Background: an optimization exercise with open tools, aiming at a short achievable clock period and few clock cycles per item. Do not read the settings as production practice.
No functional check of the RTL was part of this run.
Power figures rest on the tool's default switching activity, not on a simulated workload.

Wiring by layer:
Only two layers are drawn.
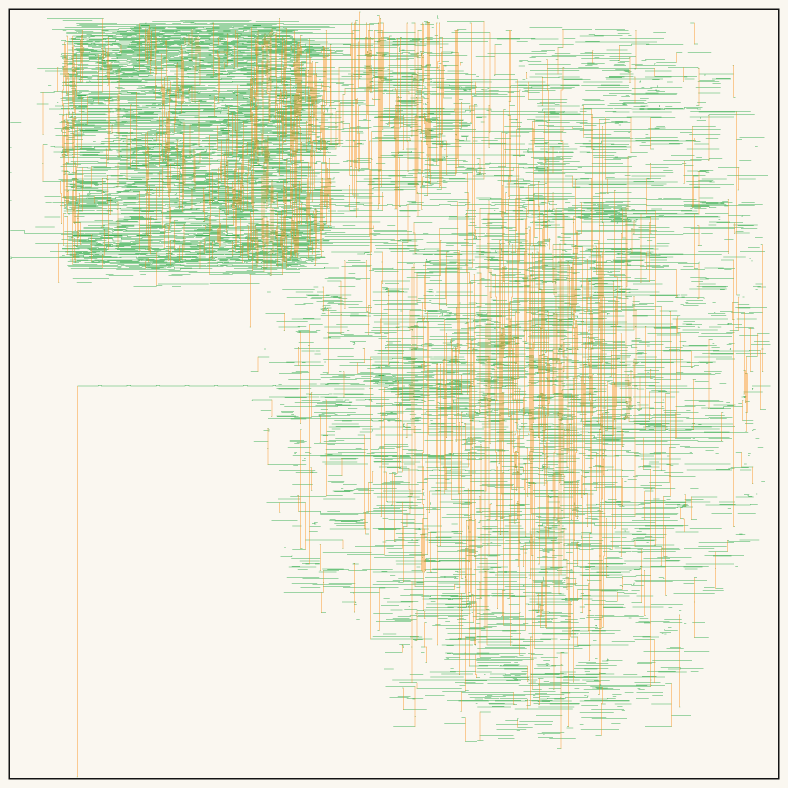
The whole layout, all layers:
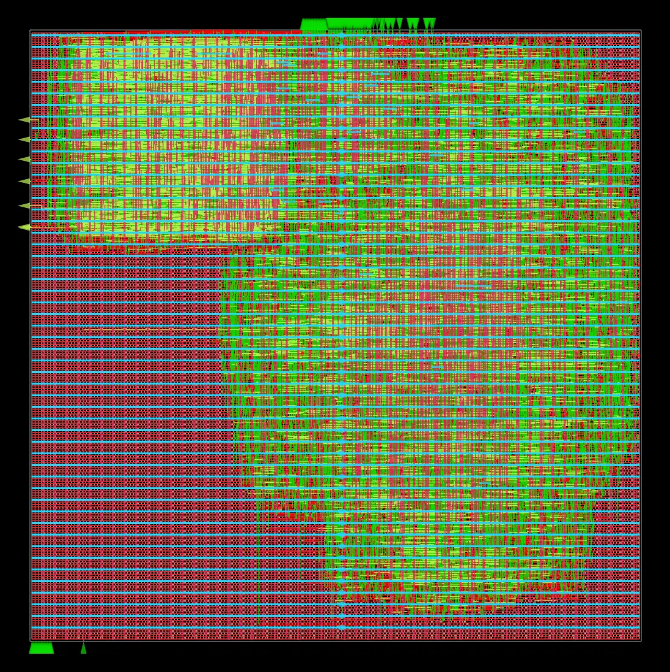
Routed clock nets over the placement:
The bar under the picture is 200 um long.
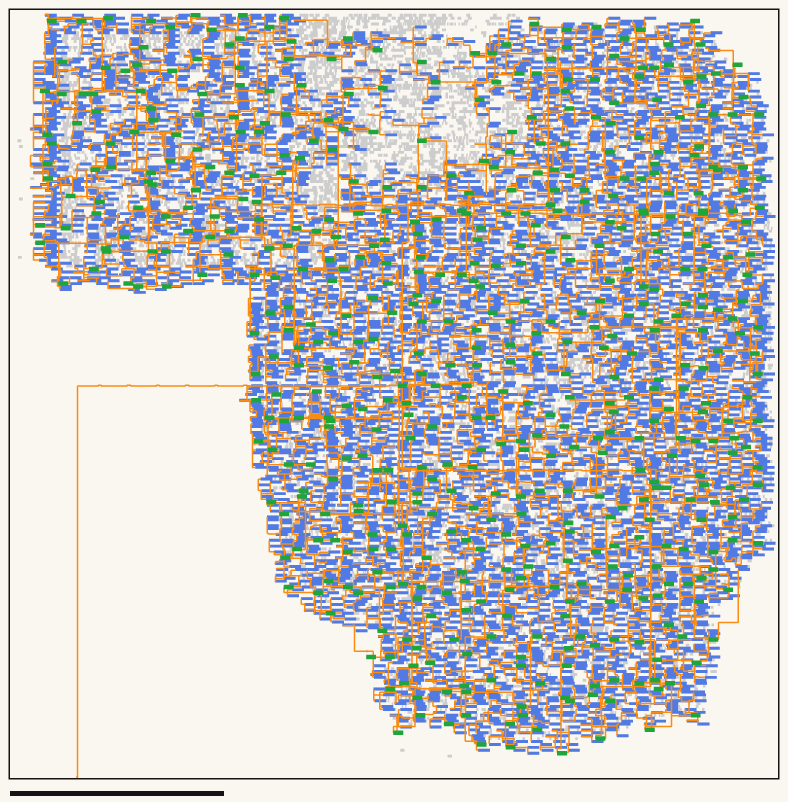
I/O pins on the die edge:
Pins as bars across the die edge, other pins in grey.
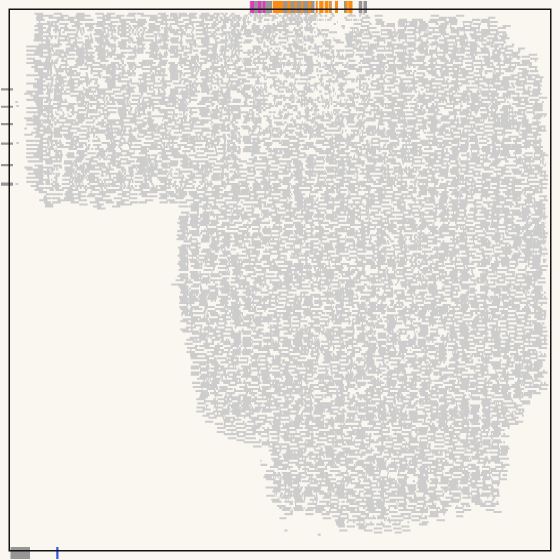
<file path="design/flow/run.sh">
#!/bin/bash
# synth_recipe.tcl (not shown) runs the flow's synth.tcl, then flattens the netlist and writes it again
# the make line also repeats each setting of config.mk as NAME=value (left out here)
make -C /OpenROAD-flow-scripts/flow DESIGN_CONFIG=/design/flow/config.mk WORK_HOME=/design/flow/orfs CLKGATE_MAP_FILE= SYNTH_SCRIPT=/design/flow/synth_recipe.tcl finish
</file>
<file path="design/flow/config.mk">
export PLATFORM = sky130hd
export DESIGN_NAME = multiCycleDatapath
export DESIGN_NICKNAME = multiCycleDatapath
export VERILOG_FILES = /design/flow/design.v
export SDC_FILE = /design/flow/constraint.sdc
export NUM_CORES = 8
export LEC_CHECK = 0
export CAP_MARGIN = 40
export CORE_MARGIN = 2
export CORE_UTILIZATION = 40
export SLEW_MARGIN = 40
export SYNTH_MEMORY_MAX_BITS = 8192
</file>
<file path="design/flow/constraint.sdc">
create_clock -name core_clock -period 17.5 [get_ports {clk}]
set_input_delay 3.5000 -clock core_clock [delete_from_list [all_inputs] [get_ports {clk}]]
set_output_delay 3.5000 -clock core_clock [all_outputs]
set_load 0.01 [all_outputs]
</file>
<file path="design/flow/design.v">
module lookAheadCarryAdder #(parameter N = 16)(
			input [N-1:0]a,b,
			input c_in,
			output [N-1:0] sum,
			output [1:0] c_out
			);
wire [N:0]C;
wire [N-1:0] G,P,SUM;
assign C[0] = c_in;
genvar i;
generate
for(i = 0; i < N; i = i+1)begin:l1
	adder a1(.a(a[i]),.b(b[i]),.c(C[i]),.sum(SUM[i]),.cout());
	end
endgenerate
genvar j;
generate
for(j = 0; j < N; j = j+1)begin:l2
	assign G[j] = a[j] & b[j];
	assign P[j] = a[j] ^ b[j];
	assign C[j+1] = G[j] | (P[j]&C[j]);
	end
endgenerate
assign sum = SUM;
assign c_out = {C[N],C[N-1]};
endmodule
module adder(input a,b,c,
		output reg sum,cout);
always@(*)begin
{cout,sum} = a+b+c;
end
endmodule
module subAdder #(parameter N = 16)(
		input [N-1:0]a,b,
		input c_in,
		output  [N-1:0]sum,
		output  [1:0] c_out
);
wire [N-1:0]btemp;
assign btemp = b ^ {N{c_in}};
lookAheadCarryAdder #(N) adder0(.a(a), .b(btemp), .c_in(c_in), .c_out(c_out), .sum(sum));
endmodule
module logicBlock #(parameter N = 16)(
	input [N-1:0] a,b,		 
	input [1:0] opType,		 
	output [N-1:0] out
);
assign out = (opType[1] & opType[0]) ? ~(a | b):
				 (opType[1] & ~opType[0]) ? (a ^ b):
				 (~opType[1] & opType[0]) ? (a | b):
				 (a & b);
endmodule
module alunbit #(parameter N = 32) 
	(
    input [N-1:0] in1,in2,		 
    input [4:0] ALUfunc,
    output [N-1:0] out,
    output ovfl,zero
);
wire [N-1:0] adderOut;
wire [1:0] carry;
wire [N-1:0] logicOut;
wire [N-1:0] shiftOut;
wire slt;
assign slt = (adderOut[N-1] == 1) && (!ovfl);
subAdder #(N) ADD(.a(in1),.b(in2),.c_in(ALUfunc[4]), .sum(adderOut), .c_out(carry));
assign shiftOut = {in2[N-17:0], 16'b0};
logicBlock #(N) LOGIC(.a(in1), .b(in2), .opType(ALUfunc[3:2]), .out(logicOut));
assign out = (ALUfunc[1] & ALUfunc[0]) ? logicOut :
				 (ALUfunc[1] & ~ALUfunc[0]) ? adderOut :
				 (~ALUfunc[1] & ALUfunc[0]) ? slt : shiftOut;
assign ovfl = (carry[1] ^ carry[0]);
assign zero = (~|adderOut);
endmodule
module dualPortRam #(parameter N = 32,
							parameter Add = $clog2(N))
							(
	input [N-1:0]dataIn,
	input	wr, clk,
	input [Add-1:0] addrLine_r1,addrLine_r2,addrLine_w1,
	output [N-1:0] dataOut1, dataOut2
);
generate
	begin: REGFILE
		reg [N - 1 : 0] reg_r1;
		reg [N - 1 : 0] reg_r2;
		reg [N - 1 : 0] reg_r3;
		reg [N - 1 : 0] reg_r4;
		reg [N - 1 : 0] reg_r5;
		reg [N - 1 : 0] reg_r6;
		reg [N - 1 : 0] reg_r7;
		reg [N - 1 : 0] reg_r8;
		reg [N - 1 : 0] reg_r9;
		reg [N - 1 : 0] reg_r10;
		reg [N - 1 : 0] reg_r11;
		reg [N - 1 : 0] reg_r12;
		reg [N - 1 : 0] reg_r13;
		reg [N - 1 : 0] reg_r14;
		reg [N - 1 : 0] reg_r15;
		reg [N - 1 : 0] reg_r16;
		reg [N - 1 : 0] reg_r17;
		reg [N - 1 : 0] reg_r18;
		reg [N - 1 : 0] reg_r19;
		reg [N - 1 : 0] reg_r20;
		reg [N - 1 : 0] reg_r21;
		reg [N - 1 : 0] reg_r22;
		reg [N - 1 : 0] reg_r23;
		reg [N - 1 : 0] reg_r24;
		reg [N - 1 : 0] reg_r25;
		reg [N - 1 : 0] reg_r26;
		reg [N - 1 : 0] reg_r27;
		reg [N - 1 : 0] reg_r28;
		reg [N - 1 : 0] reg_r29;
		reg [N - 1 : 0] reg_r30;
		reg [N - 1 : 0] reg_r31;
		always@(posedge clk)begin
			if(wr) begin
					if(addrLine_w1 == 5'd1) reg_r1 <= dataIn;
					if(addrLine_w1 == 5'd2) reg_r2 <= dataIn;
					if(addrLine_w1 == 5'd3) reg_r3 <= dataIn;
					if(addrLine_w1 == 5'd4) reg_r4 <= dataIn;
					if(addrLine_w1 == 5'd5) reg_r5 <= dataIn;
					if(addrLine_w1 == 5'd6) reg_r6 <= dataIn;
					if(addrLine_w1 == 5'd7) reg_r7 <= dataIn;
					if(addrLine_w1 == 5'd8) reg_r8 <= dataIn;
					if(addrLine_w1 == 5'd9) reg_r9 <= dataIn;
					if(addrLine_w1 == 5'd10) reg_r10 <= dataIn;
					if(addrLine_w1 == 5'd11) reg_r11 <= dataIn;
					if(addrLine_w1 == 5'd12) reg_r12 <= dataIn;
					if(addrLine_w1 == 5'd13) reg_r13 <= dataIn;
					if(addrLine_w1 == 5'd14) reg_r14 <= dataIn;
					if(addrLine_w1 == 5'd15) reg_r15 <= dataIn;
					if(addrLine_w1 == 5'd16) reg_r16 <= dataIn;
					if(addrLine_w1 == 5'd17) reg_r17 <= dataIn;
					if(addrLine_w1 == 5'd18) reg_r18 <= dataIn;
					if(addrLine_w1 == 5'd19) reg_r19 <= dataIn;
					if(addrLine_w1 == 5'd20) reg_r20 <= dataIn;
					if(addrLine_w1 == 5'd21) reg_r21 <= dataIn;
					if(addrLine_w1 == 5'd22) reg_r22 <= dataIn;
					if(addrLine_w1 == 5'd23) reg_r23 <= dataIn;
					if(addrLine_w1 == 5'd24) reg_r24 <= dataIn;
					if(addrLine_w1 == 5'd25) reg_r25 <= dataIn;
					if(addrLine_w1 == 5'd26) reg_r26 <= dataIn;
					if(addrLine_w1 == 5'd27) reg_r27 <= dataIn;
					if(addrLine_w1 == 5'd28) reg_r28 <= dataIn;
					if(addrLine_w1 == 5'd29) reg_r29 <= dataIn;
					if(addrLine_w1 == 5'd30) reg_r30 <= dataIn;
					if(addrLine_w1 == 5'd31) reg_r31 <= dataIn;
			end
		end
		reg [N-1:0] buf_r1, buf_r2;
		always@(*)begin
			case(addrLine_r1)
				5'd0: buf_r1 = 32'h00000000;
				5'd1: buf_r1 = reg_r1;
				5'd2: buf_r1 = reg_r2;
				5'd3: buf_r1 = reg_r3;
				5'd4: buf_r1 = reg_r4;
				5'd5: buf_r1 = reg_r5;
				5'd6: buf_r1 = reg_r6;
				5'd7: buf_r1 = reg_r7;
				5'd8: buf_r1 = reg_r8;
				5'd9: buf_r1 = reg_r9;
				5'd10: buf_r1 = reg_r10;
				5'd11: buf_r1 = reg_r11;
				5'd12: buf_r1 = reg_r12;
				5'd13: buf_r1 = reg_r13;
				5'd14: buf_r1 = reg_r14;
				5'd15: buf_r1 = reg_r15;
				5'd16: buf_r1 = reg_r16;
				5'd17: buf_r1 = reg_r17;
				5'd18: buf_r1 = reg_r18;
				5'd19: buf_r1 = reg_r19;
				5'd20: buf_r1 = reg_r20;
				5'd21: buf_r1 = reg_r21;
				5'd22: buf_r1 = reg_r22;
				5'd23: buf_r1 = reg_r23;
				5'd24: buf_r1 = reg_r24;
				5'd25: buf_r1 = reg_r25;
				5'd26: buf_r1 = reg_r26;
				5'd27: buf_r1 = reg_r27;
				5'd28: buf_r1 = reg_r28;
				5'd29: buf_r1 = reg_r29;
				5'd30: buf_r1 = reg_r30;
				5'd31: buf_r1 = reg_r31;
				default: buf_r1 = 32'h00000000;
			endcase
			case(addrLine_r2)
				5'd0: buf_r2 = 32'h00000000;
				5'd1: buf_r2 = reg_r1;
				5'd2: buf_r2 = reg_r2;
				5'd3: buf_r2 = reg_r3;
				5'd4: buf_r2 = reg_r4;
				5'd5: buf_r2 = reg_r5;
				5'd6: buf_r2 = reg_r6;
				5'd7: buf_r2 = reg_r7;
				5'd8: buf_r2 = reg_r8;
				5'd9: buf_r2 = reg_r9;
				5'd10: buf_r2 = reg_r10;
				5'd11: buf_r2 = reg_r11;
				5'd12: buf_r2 = reg_r12;
				5'd13: buf_r2 = reg_r13;
				5'd14: buf_r2 = reg_r14;
				5'd15: buf_r2 = reg_r15;
				5'd16: buf_r2 = reg_r16;
				5'd17: buf_r2 = reg_r17;
				5'd18: buf_r2 = reg_r18;
				5'd19: buf_r2 = reg_r19;
				5'd20: buf_r2 = reg_r20;
				5'd21: buf_r2 = reg_r21;
				5'd22: buf_r2 = reg_r22;
				5'd23: buf_r2 = reg_r23;
				5'd24: buf_r2 = reg_r24;
				5'd25: buf_r2 = reg_r25;
				5'd26: buf_r2 = reg_r26;
				5'd27: buf_r2 = reg_r27;
				5'd28: buf_r2 = reg_r28;
				5'd29: buf_r2 = reg_r29;
				5'd30: buf_r2 = reg_r30;
				5'd31: buf_r2 = reg_r31;
				default: buf_r2 = 32'h00000000;
			endcase
		end
		assign dataOut1 = buf_r1;
		assign dataOut2 = buf_r2;
	end
endgenerate
endmodule
module dataCache #(parameter N = 32)(
	input [N-1:0] dataAddr,dataIn,
	input [1:0] opType,
	input inst_data,
	input clk,
	output [N-1:0] dataOut
);
wire [6:0] addrLine;
assign addrLine = {inst_data,dataAddr[5:0]};
generate 
	begin: DATACACHE
	reg [N-1:0] mem [127:0];
	always@(posedge clk)begin
		if(opType[1] & ~opType[0]) begin
				mem[addrLine] <= dataIn;
			end
	end
	reg [N-1:0] bufOut;
	always@(*)begin
		if(opType[0] & ~opType[1]) bufOut = mem[addrLine];
		else bufOut = 32'h00000000;
	end
	assign dataOut = bufOut;
	end
endgenerate
endmodule
module controlSection(
    input [5:0] op_code,
    input [5:0] func,
    input clk, reset,
    input en,
    output reg [19:0] controlSignal
);
reg RegInSrc, jumpAddr, PCWrite, Inst_data, MemRead, MemWrite, IRWrite, RegWrite, ALUSrcX, Add_Sub;
reg [1:0] PCSrc, RegDst, ALUSrcY, LogicFn, FnType;
reg [3:0] p_state, n_state;
parameter state0 = 0, state1 = 1, state2 = 2, state3 = 3, state4 = 4, state5 = 5, state6 = 6, state7 = 7, state8 = 8;
always @(*) begin
    n_state = state0;
    jumpAddr = 0;
    PCWrite = 0;
    Inst_data = 0;
    MemRead = 0;
    MemWrite = 0;
    IRWrite = 0;
    RegWrite = 0;
    ALUSrcX = 0;
    Add_Sub = 0;
    PCSrc = 0;
    RegDst = 0;
    RegInSrc = 0;
    ALUSrcY = 0;
    LogicFn = 0;
    FnType = 0;
    case (p_state)
        state0: 
            begin
                Inst_data = 1'b0; 
                MemRead = 1'b1;
                IRWrite = 1'b1;
                ALUSrcX = 1'b0;
                ALUSrcY = 2'b00;
                Add_Sub = 1'b0;
                LogicFn = 2'b00;
                FnType = 2'b10;
                PCSrc = 2'b11;
                PCWrite = 1'b1;
                n_state = state1;
            end
        state1:
            begin
                ALUSrcX = 1'b0;
                ALUSrcY = 2'b11;
                Add_Sub = 1'b0;
                LogicFn = 2'b00;
                FnType = 2'b10;
                if ((op_code == 6'b000010) || (op_code == 6'b000001) || (op_code == 6'b000100) || 
                    (op_code == 6'b000101) || (op_code == 6'b000011) || (op_code == 6'b001111) || 
                    ((op_code == 6'b000000) && ((func == 6'b001000) || (func == 6'b001100))))
                    n_state = state5;
                else if ((op_code == 6'b100011) || (op_code == 6'b101011))
                    n_state = state2;
                else
                    n_state = state7;
            end
        state2:
            begin
                ALUSrcX = 1'b1;
                ALUSrcY = 2'b10;
                Add_Sub = 1'b0;
                LogicFn = 2'b00;
                FnType = 2'b10;
                if (op_code == 6'b101011)
                    n_state = state6;
                else
                    n_state = state3;
            end
        state3:
            begin
                Inst_data = 1'b1;
                MemRead = 1'b1;
                n_state = state4;
            end
        state4:
            begin
                RegDst = 1'b0;
                RegInSrc = 1'b0;
                RegWrite = 1'b1;
                n_state = state0;
            end
        state5:
            begin
                ALUSrcX = 1'b1;
                ALUSrcY = 2'b01;
                Add_Sub = 1'b1;
                LogicFn = 2'b00;
                FnType = 2'b10;
                if ((op_code == 6'b000010) || (op_code == 6'b000011))
                    jumpAddr = 1'b0;
                else if ((op_code == 6'b000000) && (func == 6'b001100))
                    jumpAddr = 1'b1;
                else
                    jumpAddr = 1'b0;
                if ((op_code == 6'b000010) || (op_code == 6'b000011) || 
                    ((op_code == 6'b000000) && (func == 6'b001100)))
                    PCSrc = 2'b00;
                else if ((op_code == 6'b000000) && (func == 6'b001000))
                    PCSrc = 2'b01;
                else
                    PCSrc = 2'b10;
                n_state = state0;
            end
        state6:
            begin
                Inst_data = 1'b1;
                MemWrite = 1'b1;
                n_state = state0;
            end
        state7:
            begin
                ALUSrcX = 1'b1;
                if (op_code != 6'b000000)
                    ALUSrcY = 2'b10;
                else
                    ALUSrcY = 2'b01;
                {Add_Sub, LogicFn, FnType} = (op_code == 6'b001111) ? 5'b00000 :
                                             (op_code == 0 && func == 6'b100000) ? 5'b00010 :
                                             (op_code == 0 && func == 6'b100010) ? 5'b10010 :
                                             (op_code == 0 && func == 6'b101010) ? 5'b10001 :
                                             (op_code == 6'b001000) ? 5'b00010 :
                                             (op_code == 'b001010) ? 5'b10001 :
                                             (op_code == 0 && func == 'b100100) ? 'b00011 :
                                             (op_code == 0 && func == 'b100101) ? 'b00100 :
                                             (op_code == 0 && func == 'b100110) ? 'b01011 :
                                             (op_code == 0 && func == 'b100111) ? 'b01111 :
                                             (op_code == 'b001100) ? 'b00011 :
                                             (op_code == 'b001101) ? 'b00111 :
                                             (op_code == 'b001110) ? 'b01011 : 5'b00000;
                n_state = state8;
            end
        state8:
            begin
                if (op_code == 6'b000000)  
                    RegDst = 2'b01;
                else
                    RegDst = 2'b00;      
                RegInSrc = 1'b1;
                RegWrite = 1'b1;
                n_state = state0;
            end
    endcase
    controlSignal = {{PCSrc},{RegDst},{ALUSrcY},{LogicFn},{FnType},
        {RegInSrc},{jumpAddr},{PCWrite},{Inst_data},{MemRead},{MemWrite},{IRWrite},{RegWrite},{ALUSrcX},{Add_Sub}};
end
always @(posedge clk)
begin
    if (en) begin
        if (reset == 1'b1)
            p_state <= state0;
        else
            p_state <= n_state;
    end
end
endmodule
module multiCycleDatapath #(parameter N = 32)(
	input [N-1:0] program_data, addr, init_PC,
	input pmode,
	input clk, reset,
	input SysCallAddr,
	output wb_en,
	output [4:0] wb_addr,
	output [N-1:0] wb_data
);
reg [N-1:0] PC, inst_reg, data_reg, x_reg, y_reg, z_reg;
wire [4:0] rs, rt, rd;
wire [25:0] jta;
wire [15:0] immediate;
wire [5:0] opcode, fnclass;
assign rs = inst_reg[25:21];
assign rt = inst_reg[20:16];
assign rd = inst_reg[15:11];
assign jta = inst_reg[25:0];
assign immediate = inst_reg[15:0];
assign opcode =inst_reg[31:26];
assign fnclass = inst_reg[5:0];
wire ctrlClock;
wire [19:0] controlSignal;
wire [1:0] PCSrc, RegDst, ALUSrcY, LogicFn, FnType;
wire RegInSrc, jumpAddr, PCWrite, Inst_data, MemRead, MemWrite, IRWrite, RegWrite, ALUSrcX, Add_Sub;
assign PCSrc = controlSignal[19:18];
assign RegDst = controlSignal[17:16];
assign ALUSrcY = controlSignal[15:14];
assign LogicFn = controlSignal[13:12];
assign FnType = controlSignal[11:10];
assign RegInSrc = controlSignal[9];
assign jumpAddr = controlSignal[8];
assign PCWrite = controlSignal[7];
assign Inst_data = controlSignal[6];
assign MemRead = controlSignal[5];
assign MemWrite = controlSignal[4];
assign IRWrite = controlSignal[3];
assign RegWrite = controlSignal[2];
assign ALUSrcX = controlSignal[1];
assign Add_Sub = controlSignal[0];
assign ctrlClock = clk;
controlSection CONTROL(
	.op_code(opcode),
	.func(fnclass),
	.clk(ctrlClock),
	.en(~pmode),
	.reset(reset),
	.controlSignal(controlSignal)
);
wire [N-1:0] cacheAddress, cacheOut, cacheIn;
wire read, write, IbarD;
assign IbarD = (pmode == 1) ? 1'b0 : Inst_data;
assign cacheAddress = (pmode == 1) ? addr :
					  (Inst_data == 1'b0) ? (PC >> 2) : z_reg;
assign cacheIn = (pmode == 1) ? program_data : y_reg;
assign read = (pmode == 1) ? 1'b0 : MemRead;
assign write = (pmode == 1) ? 1'b1 : MemWrite;
dataCache #(N) CACHE(
	.inst_data(IbarD),
	.dataAddr(cacheAddress),
	.dataIn(cacheIn),
	.clk(clk),
	.opType({write, read}),
	.dataOut(cacheOut)
);
wire [4:0] regDstAddr;
wire [N-1:0] writeBackData, x_reg_wire, y_reg_wire;
assign regDstAddr = (RegDst == 0) ? rt : 
						  (RegDst == 1) ? rd :
						  (RegDst == 2) ? 5'b11111 : 5'b00000;
assign writeBackData = (RegInSrc == 0) ? data_reg : z_reg;
assign wb_en = RegWrite;
assign wb_addr = regDstAddr;
assign wb_data = writeBackData;
dualPortRam #(N) REGFILE(
	.dataIn(writeBackData),
	.wr(RegWrite),
	.clk(clk),
	.addrLine_r1(rs),
	.addrLine_r2(rt),
	.addrLine_w1(regDstAddr),
	.dataOut1(x_reg_wire),
	.dataOut2(y_reg_wire)
);
wire [N-1:0] alu_1, alu_2, alu_out;
wire [1:0] flags;	 
assign alu_1 = (ALUSrcX == 0) ? PC : x_reg;
assign alu_2 = (ALUSrcY == 0) ? 4'b0100 :
					(ALUSrcY == 1) ? y_reg :
					(ALUSrcY == 2) ? {{16{immediate[15]}},immediate} :
					{{14{immediate[15]}},immediate,2'b00};
alunbit #(N) ALU(
	.in1(alu_1),
	.in2(alu_2),
	.ALUfunc({Add_Sub,LogicFn,FnType}),
	.out(alu_out),
	.zero(flags[1]),
	.ovfl(flags[0])
);
wire [N-1-2:0] jump_pc;
assign jump_pc = (jumpAddr == 0) ? {PC[31:28],jta} : SysCallAddr;
wire [N-1:0] PCin;
assign PCin = (PCSrc == 0) ? {jump_pc,2'b00} :
				  (PCSrc == 1) ? x_reg :
				  (PCSrc == 2) ? z_reg : alu_out;
always@(posedge clk)begin
	if(pmode == 1'b0 && reset == 1'b1)begin
		PC <= init_PC;
	end
	else begin
		if(PCWrite) PC <= PCin;
		if(IRWrite) begin
			inst_reg <= cacheOut;
		end
		data_reg <= cacheOut;
		z_reg <= alu_out;
		x_reg <= x_reg_wire;
		y_reg <= y_reg_wire;
	end
end
endmodule
</file>
==> results list <==
- WP data arrival: roughly 17 ns
- Cell taking the most area after synthesis: edfxtp_1
- The first TritonRoute pass finished after 8 iterations.
* Register with the most flip-flops: CACHE.DATACACHE.mem
- Summing all flip-flop and latch instances after layout gives 0.159 sq mm.
* Starting utilization of the core area: between 40% and 50%
- Detailed placement finished with a half-perimeter wire length of between 400000 and 500000 um.
- The tool flagged a number of max-cap violations equal to 0.
- FFs & Latches: roughly 5300
- Number of global-route vias before repair: 125465
* Portion of the post-synthesis area used by sequential elements: approximately four fifths
* Die X: between 700 and 800 um
* Site Rows: about 260
- Counting instances in the post-synthesis netlist gives the leading cell types as edfxtp_1, o22ai_1, nand2_1.
- The clock tree synthesis step divided the H-tree into 6 levels.
- The netlist uses between 90 and 100 different library cells.
- The net count of the finished layout is 12881.
* Synth async-reset ratio: 0%
- Setup violations remaining at the end of the flow were counted as 0.
- Share of cell area taken by multi-input logic gates: a little under a fifth
- Maximum operating frequency: 63.8 MHz
- Residual overflow from global routing: 0
* Number of enable flip-flop cells after synthesis: approximately 5300
* Tap cell count: between 6000 and 7000
* Slew at the pin closest to its max-slew limit: 1.08 ns
- After the first detailed-routing iteration, the DRC count stood at between 20000 and 30000.
* Max VDD drop: roughly 0.00012 V
- In the final layout, the multi-input gates occupy about 0.044 sq mm.
- Outcome: finished clean
* Number of buffers inserted by post-CTS setup repair: 0
- Dividing the detail-routed via count by the number of cells gives 6.83.
* RSZ-0062 raised after global routing: false
- In the routed design, unresolved DRC markers number 0.
- The plain and repair buffers instantiated in the layout total ~660.
- Minimum clock period after layout: around 16 ns
- The filler cells instantiated in the layout total about 43000.
* Cells after Synth: roughly 12000
- Initial antenna violation count: 62
- Share of post-route cells with drive strength above 1: a little over an eighth
- The synthesized netlist devotes less than 1% of its cell area to adder and majority cells.
- After synthesis the cells add up to just over 0.2 sq mm.
- TritonCTS built the clock tree.
- The worst setup path is captured at a flop.
- The count of final max-slew check failures is 0.
- Pin count of the biggest net entering global routing: 100
* Die height: 716 um
* Antenna-violating nets left: 0
- Number of storage elements in the synthesis netlist: ~5300
- On the final layout, the worst hold slack is slightly above 0.6 ns.
* Dominant kind of cell by area: flip-flops and latches
- The number of antenna diodes in the final layout is 56.
* Setup TNS after final layout: 0 ns
- For this design the static power due to leakage is 72.9 nW.
- Clock tree synthesis found a total of ~5300 sinks.
* Number of clock buffers inserted by TritonCTS: approximately 550
- Highest fanout seen on the critical path: 18
* Synth area leaders: edfxtp_1, o22ai_1, a22oi_1
* CP Launch Type: flop
* Largest stage delay, worst path: between 0.8 and 0.9 ns
* Simple-gate share of the synthesized area: roughly 4.8%
* Input/output buffers: ~110
- The worst hold path belongs to the class flop to flop.
- The tree is rooted in a clkbuf_16.
* Final Cycle Share: between 80% and 90%
- Wire length of the first global-routing pass: around 1100000 um
* Most used DFF post-synth: edfxtp_1
* Number of clock-tree buffers in the layout: ~700
- Non-Clock Inverter Count: 95
- Synthesis Warnings: 5
* CTS hold repair buffers: 0
- By area, the combinational part of the netlist is dominated by compound AO/OA/AOI/OAI gates.
- The portion of synthesized area spent on multiplexers is roughly 1.1%.
- For this run, combinational gates with multiple inputs come to approximately 6100.
- Total power per unit cell area: about 120 mW/mm^2
- Area share of the leading cell type in the synthesized netlist: approximately 78%
* Hold Vio Cnt, Final: 0
* Final Skew: 0.129 ns
- Required time at the worst-slack endpoint: ~18 ns
- Cell Count Post-Placement: roughly 19000
- Registers represent a cell area share of 67.8%.
* Clock-cell share of area: between 7 and 8%
* Final GP Congestion: 0.930
* Clock input transition at the sequential cells of the worst setup and hold paths: 0.06 ns
- Number of flip-flops under the largest register name: 4096
- CP Class: flop to flop
* Total core area: around 0.51 sq mm
- When the netlist entered floorplanning its net count stood at approximately 13000.
- Summing internal, switching and leakage power gives 28.5 mW.
- Cell at the slowest stage of the critical path: edfxtp_1
- Summing the areas of all xor and xnor instances in the mapped netlist gives less than 1% of the synthesized area.
- Rel. slew slack: 28.1%
- I/O Pins: 138
- Post-synthesis compound-gate area fraction: around 13%
* Synthesis-to-layout area growth: 15.3%
* Number of gates resized after CTS: 0
* Final non-clock buffer share: under 10%
- Counting along the longest clock path gives a buffer depth of 4.
* Per-instance average area after synthesis: 16.4 sq um
- In this run the cell area measured after placement is between 0.2 and 0.25 sq mm.
- Among all cell types in the netlist, the one instantiated most often is edfxtp_1.
Notes on 'wiring by layer' above:
Key: green = met3 [wire length 117 mm]; orange = met4 [wire length 54.6 mm]
total wire length after detailed routing: 790000 um
total via count after detailed routing: 135719
GRT Resource Usage Total: 29.8%
drt wl/cell: 39.8 um

Notes on 'the whole layout, all layers' above:
count of placed standard cells in the final layout, fillers left out: 19863
Final Instance Area: 0.234 sq mm
overall die area: 0.513 sq mm

Notes on 'routed clock nets over the placement' above:
Key: green = cells driving clock nets [count 547]; blue = flip-flops [count 5284]; orange = clock wires [length 59.7 mm]
Position of the flops: spread over the die. There are 548 routed clock nets.
Clk. pwr: 11.3 mW
later-pin clock latency in the skew report: 1.14 ns
clock group share of total power: 39.5%

Notes on 'I/O pins on the die edge' above:
Key: blue = clk [pins 1, direction input, edge bottom]; orange = init_PC [pins 32, direction input, edge top]; magenta = wb_addr [pins 5, direction output, edge top]
All pins by edge: 104 top, 27 bottom, 7 left.

[path summary, 6_finish.rpt]
kind           end  slack (ns)               start  cells after the start
min reg2reg  PC[6]        0.60            x_reg[6]                      1
max          PC[0]        1.82  CONTROL.p_state[0]                     45
min          PC[6]        0.60            x_reg[6]                      1
max reg2reg  PC[0]        1.82  CONTROL.p_state[0]                     45
[power breakdown]
group	total (mW)	switching (mW)	leakage (nW)	internal [mW]
clock	11.3	5.03	8.22	6.23
combinational	2.91	2.25	16.7	0.657
sequential	14.3	0.0647	48.0	14.3
[cells in the final DEF, fill, tap and decap left out, types with 52 or more instances in the layout]
master           netlist  layout
a222oi_1              69      69
edfxtp_1            5284    5284
ha_1                  64      64
nand4_1              125     125
a221oi_1             183     182
clkbuf_16              0     557
a22oi_1              628     627
nand3_1              353     352
or4_1                 82      82
nor3_1               121     111
nor4_1               101      78
o31ai_1               61      52
mux2i_1              134     134
clkinv_2               0      68
nor2_4                 0     228
inv_1                 93      92
clkbuf_1             407     129
o22ai_1             1363    1355
a32oi_1               55      55
o221ai_1             240     238
buf_4                 24     458
o21ai_0              244     230
nand2_1              707     683
diode_2                0      56
nor2_1               410     174
clkdlybuf4s50_1        0     110
a31oi_1              103      98
clkinv_1               2     131
a21oi_1              163     155
a22o_1               157     157
o22a_1                61      61
[per-layer routing]
metal  track usage, %  wire length [um]
met1             38.9            278000
met2             43.8            340000
met3             9.79            117000
met4             16.9             54600
met5            0.377               419
[worst max-delay path: cells and delay by family, from the launching register on]
| kind | cells | cell delay, ns |
|---|---|---|
| AOI/OAI and AO/OA | 6 | 2.01 |
| adders and majority gates | 31 | 11.23 |
| DFF | 1 | 0.84 |
| buffers and inverters | 4 | 0.36 |
| and+or+nand+nor | 2 | 0.61 |
| xor gates and xnor gates | 2 | 0.40 |
[cells by family after synthesis]
logic type | after synthesis
xor+xnor | 34
mux | 213
simple gates | 2072
compound gates | 3687
flops | 5284
fa+ha+maj | 95
buf+inv | 954
[per-stage QoR]
step / setup WS [ns] / util (%)
finish: 1.82 / 46.3
global route: 1.22 / 46.3
CTS: 1.89 / 46.2
detailed placement: 1.96 / 42.8
global placement: 2.00 / 42.6
floorplan: 3.13 / -

==> re-timing with driven ports <==
How much do the figures lean on ideal ports? The routed layout below was timed once more, with nothing changed but the port constraints.
Step 1 sets driving cells, clkbuf_16 on the clock port and buf_2 on the other inputs (assumed; they add their load-dependent delay and slew).
Step 2 moves the port delays by t, midway between the first and last clock arrival at a register: inputs arrive t later, outputs are due t later. That takes back most of the time a late clock gives input paths.
a / b / c = no drivers / after step 1 / after step 2; a / b = the first two.
t (ns): 1.192
setup WS [ns]: 1.824 / 1.824 / 1.824
worst register clock-pin slew, ns: 0.07 / 0.07
worst data-port slew with drivers (ns): 0.05
pins driven straight from the clock port: 1
After both steps this run still meets setup and hold. The setup slack of this run moves by 0.000 ns with the drivers and by 0.000 ns with both steps.
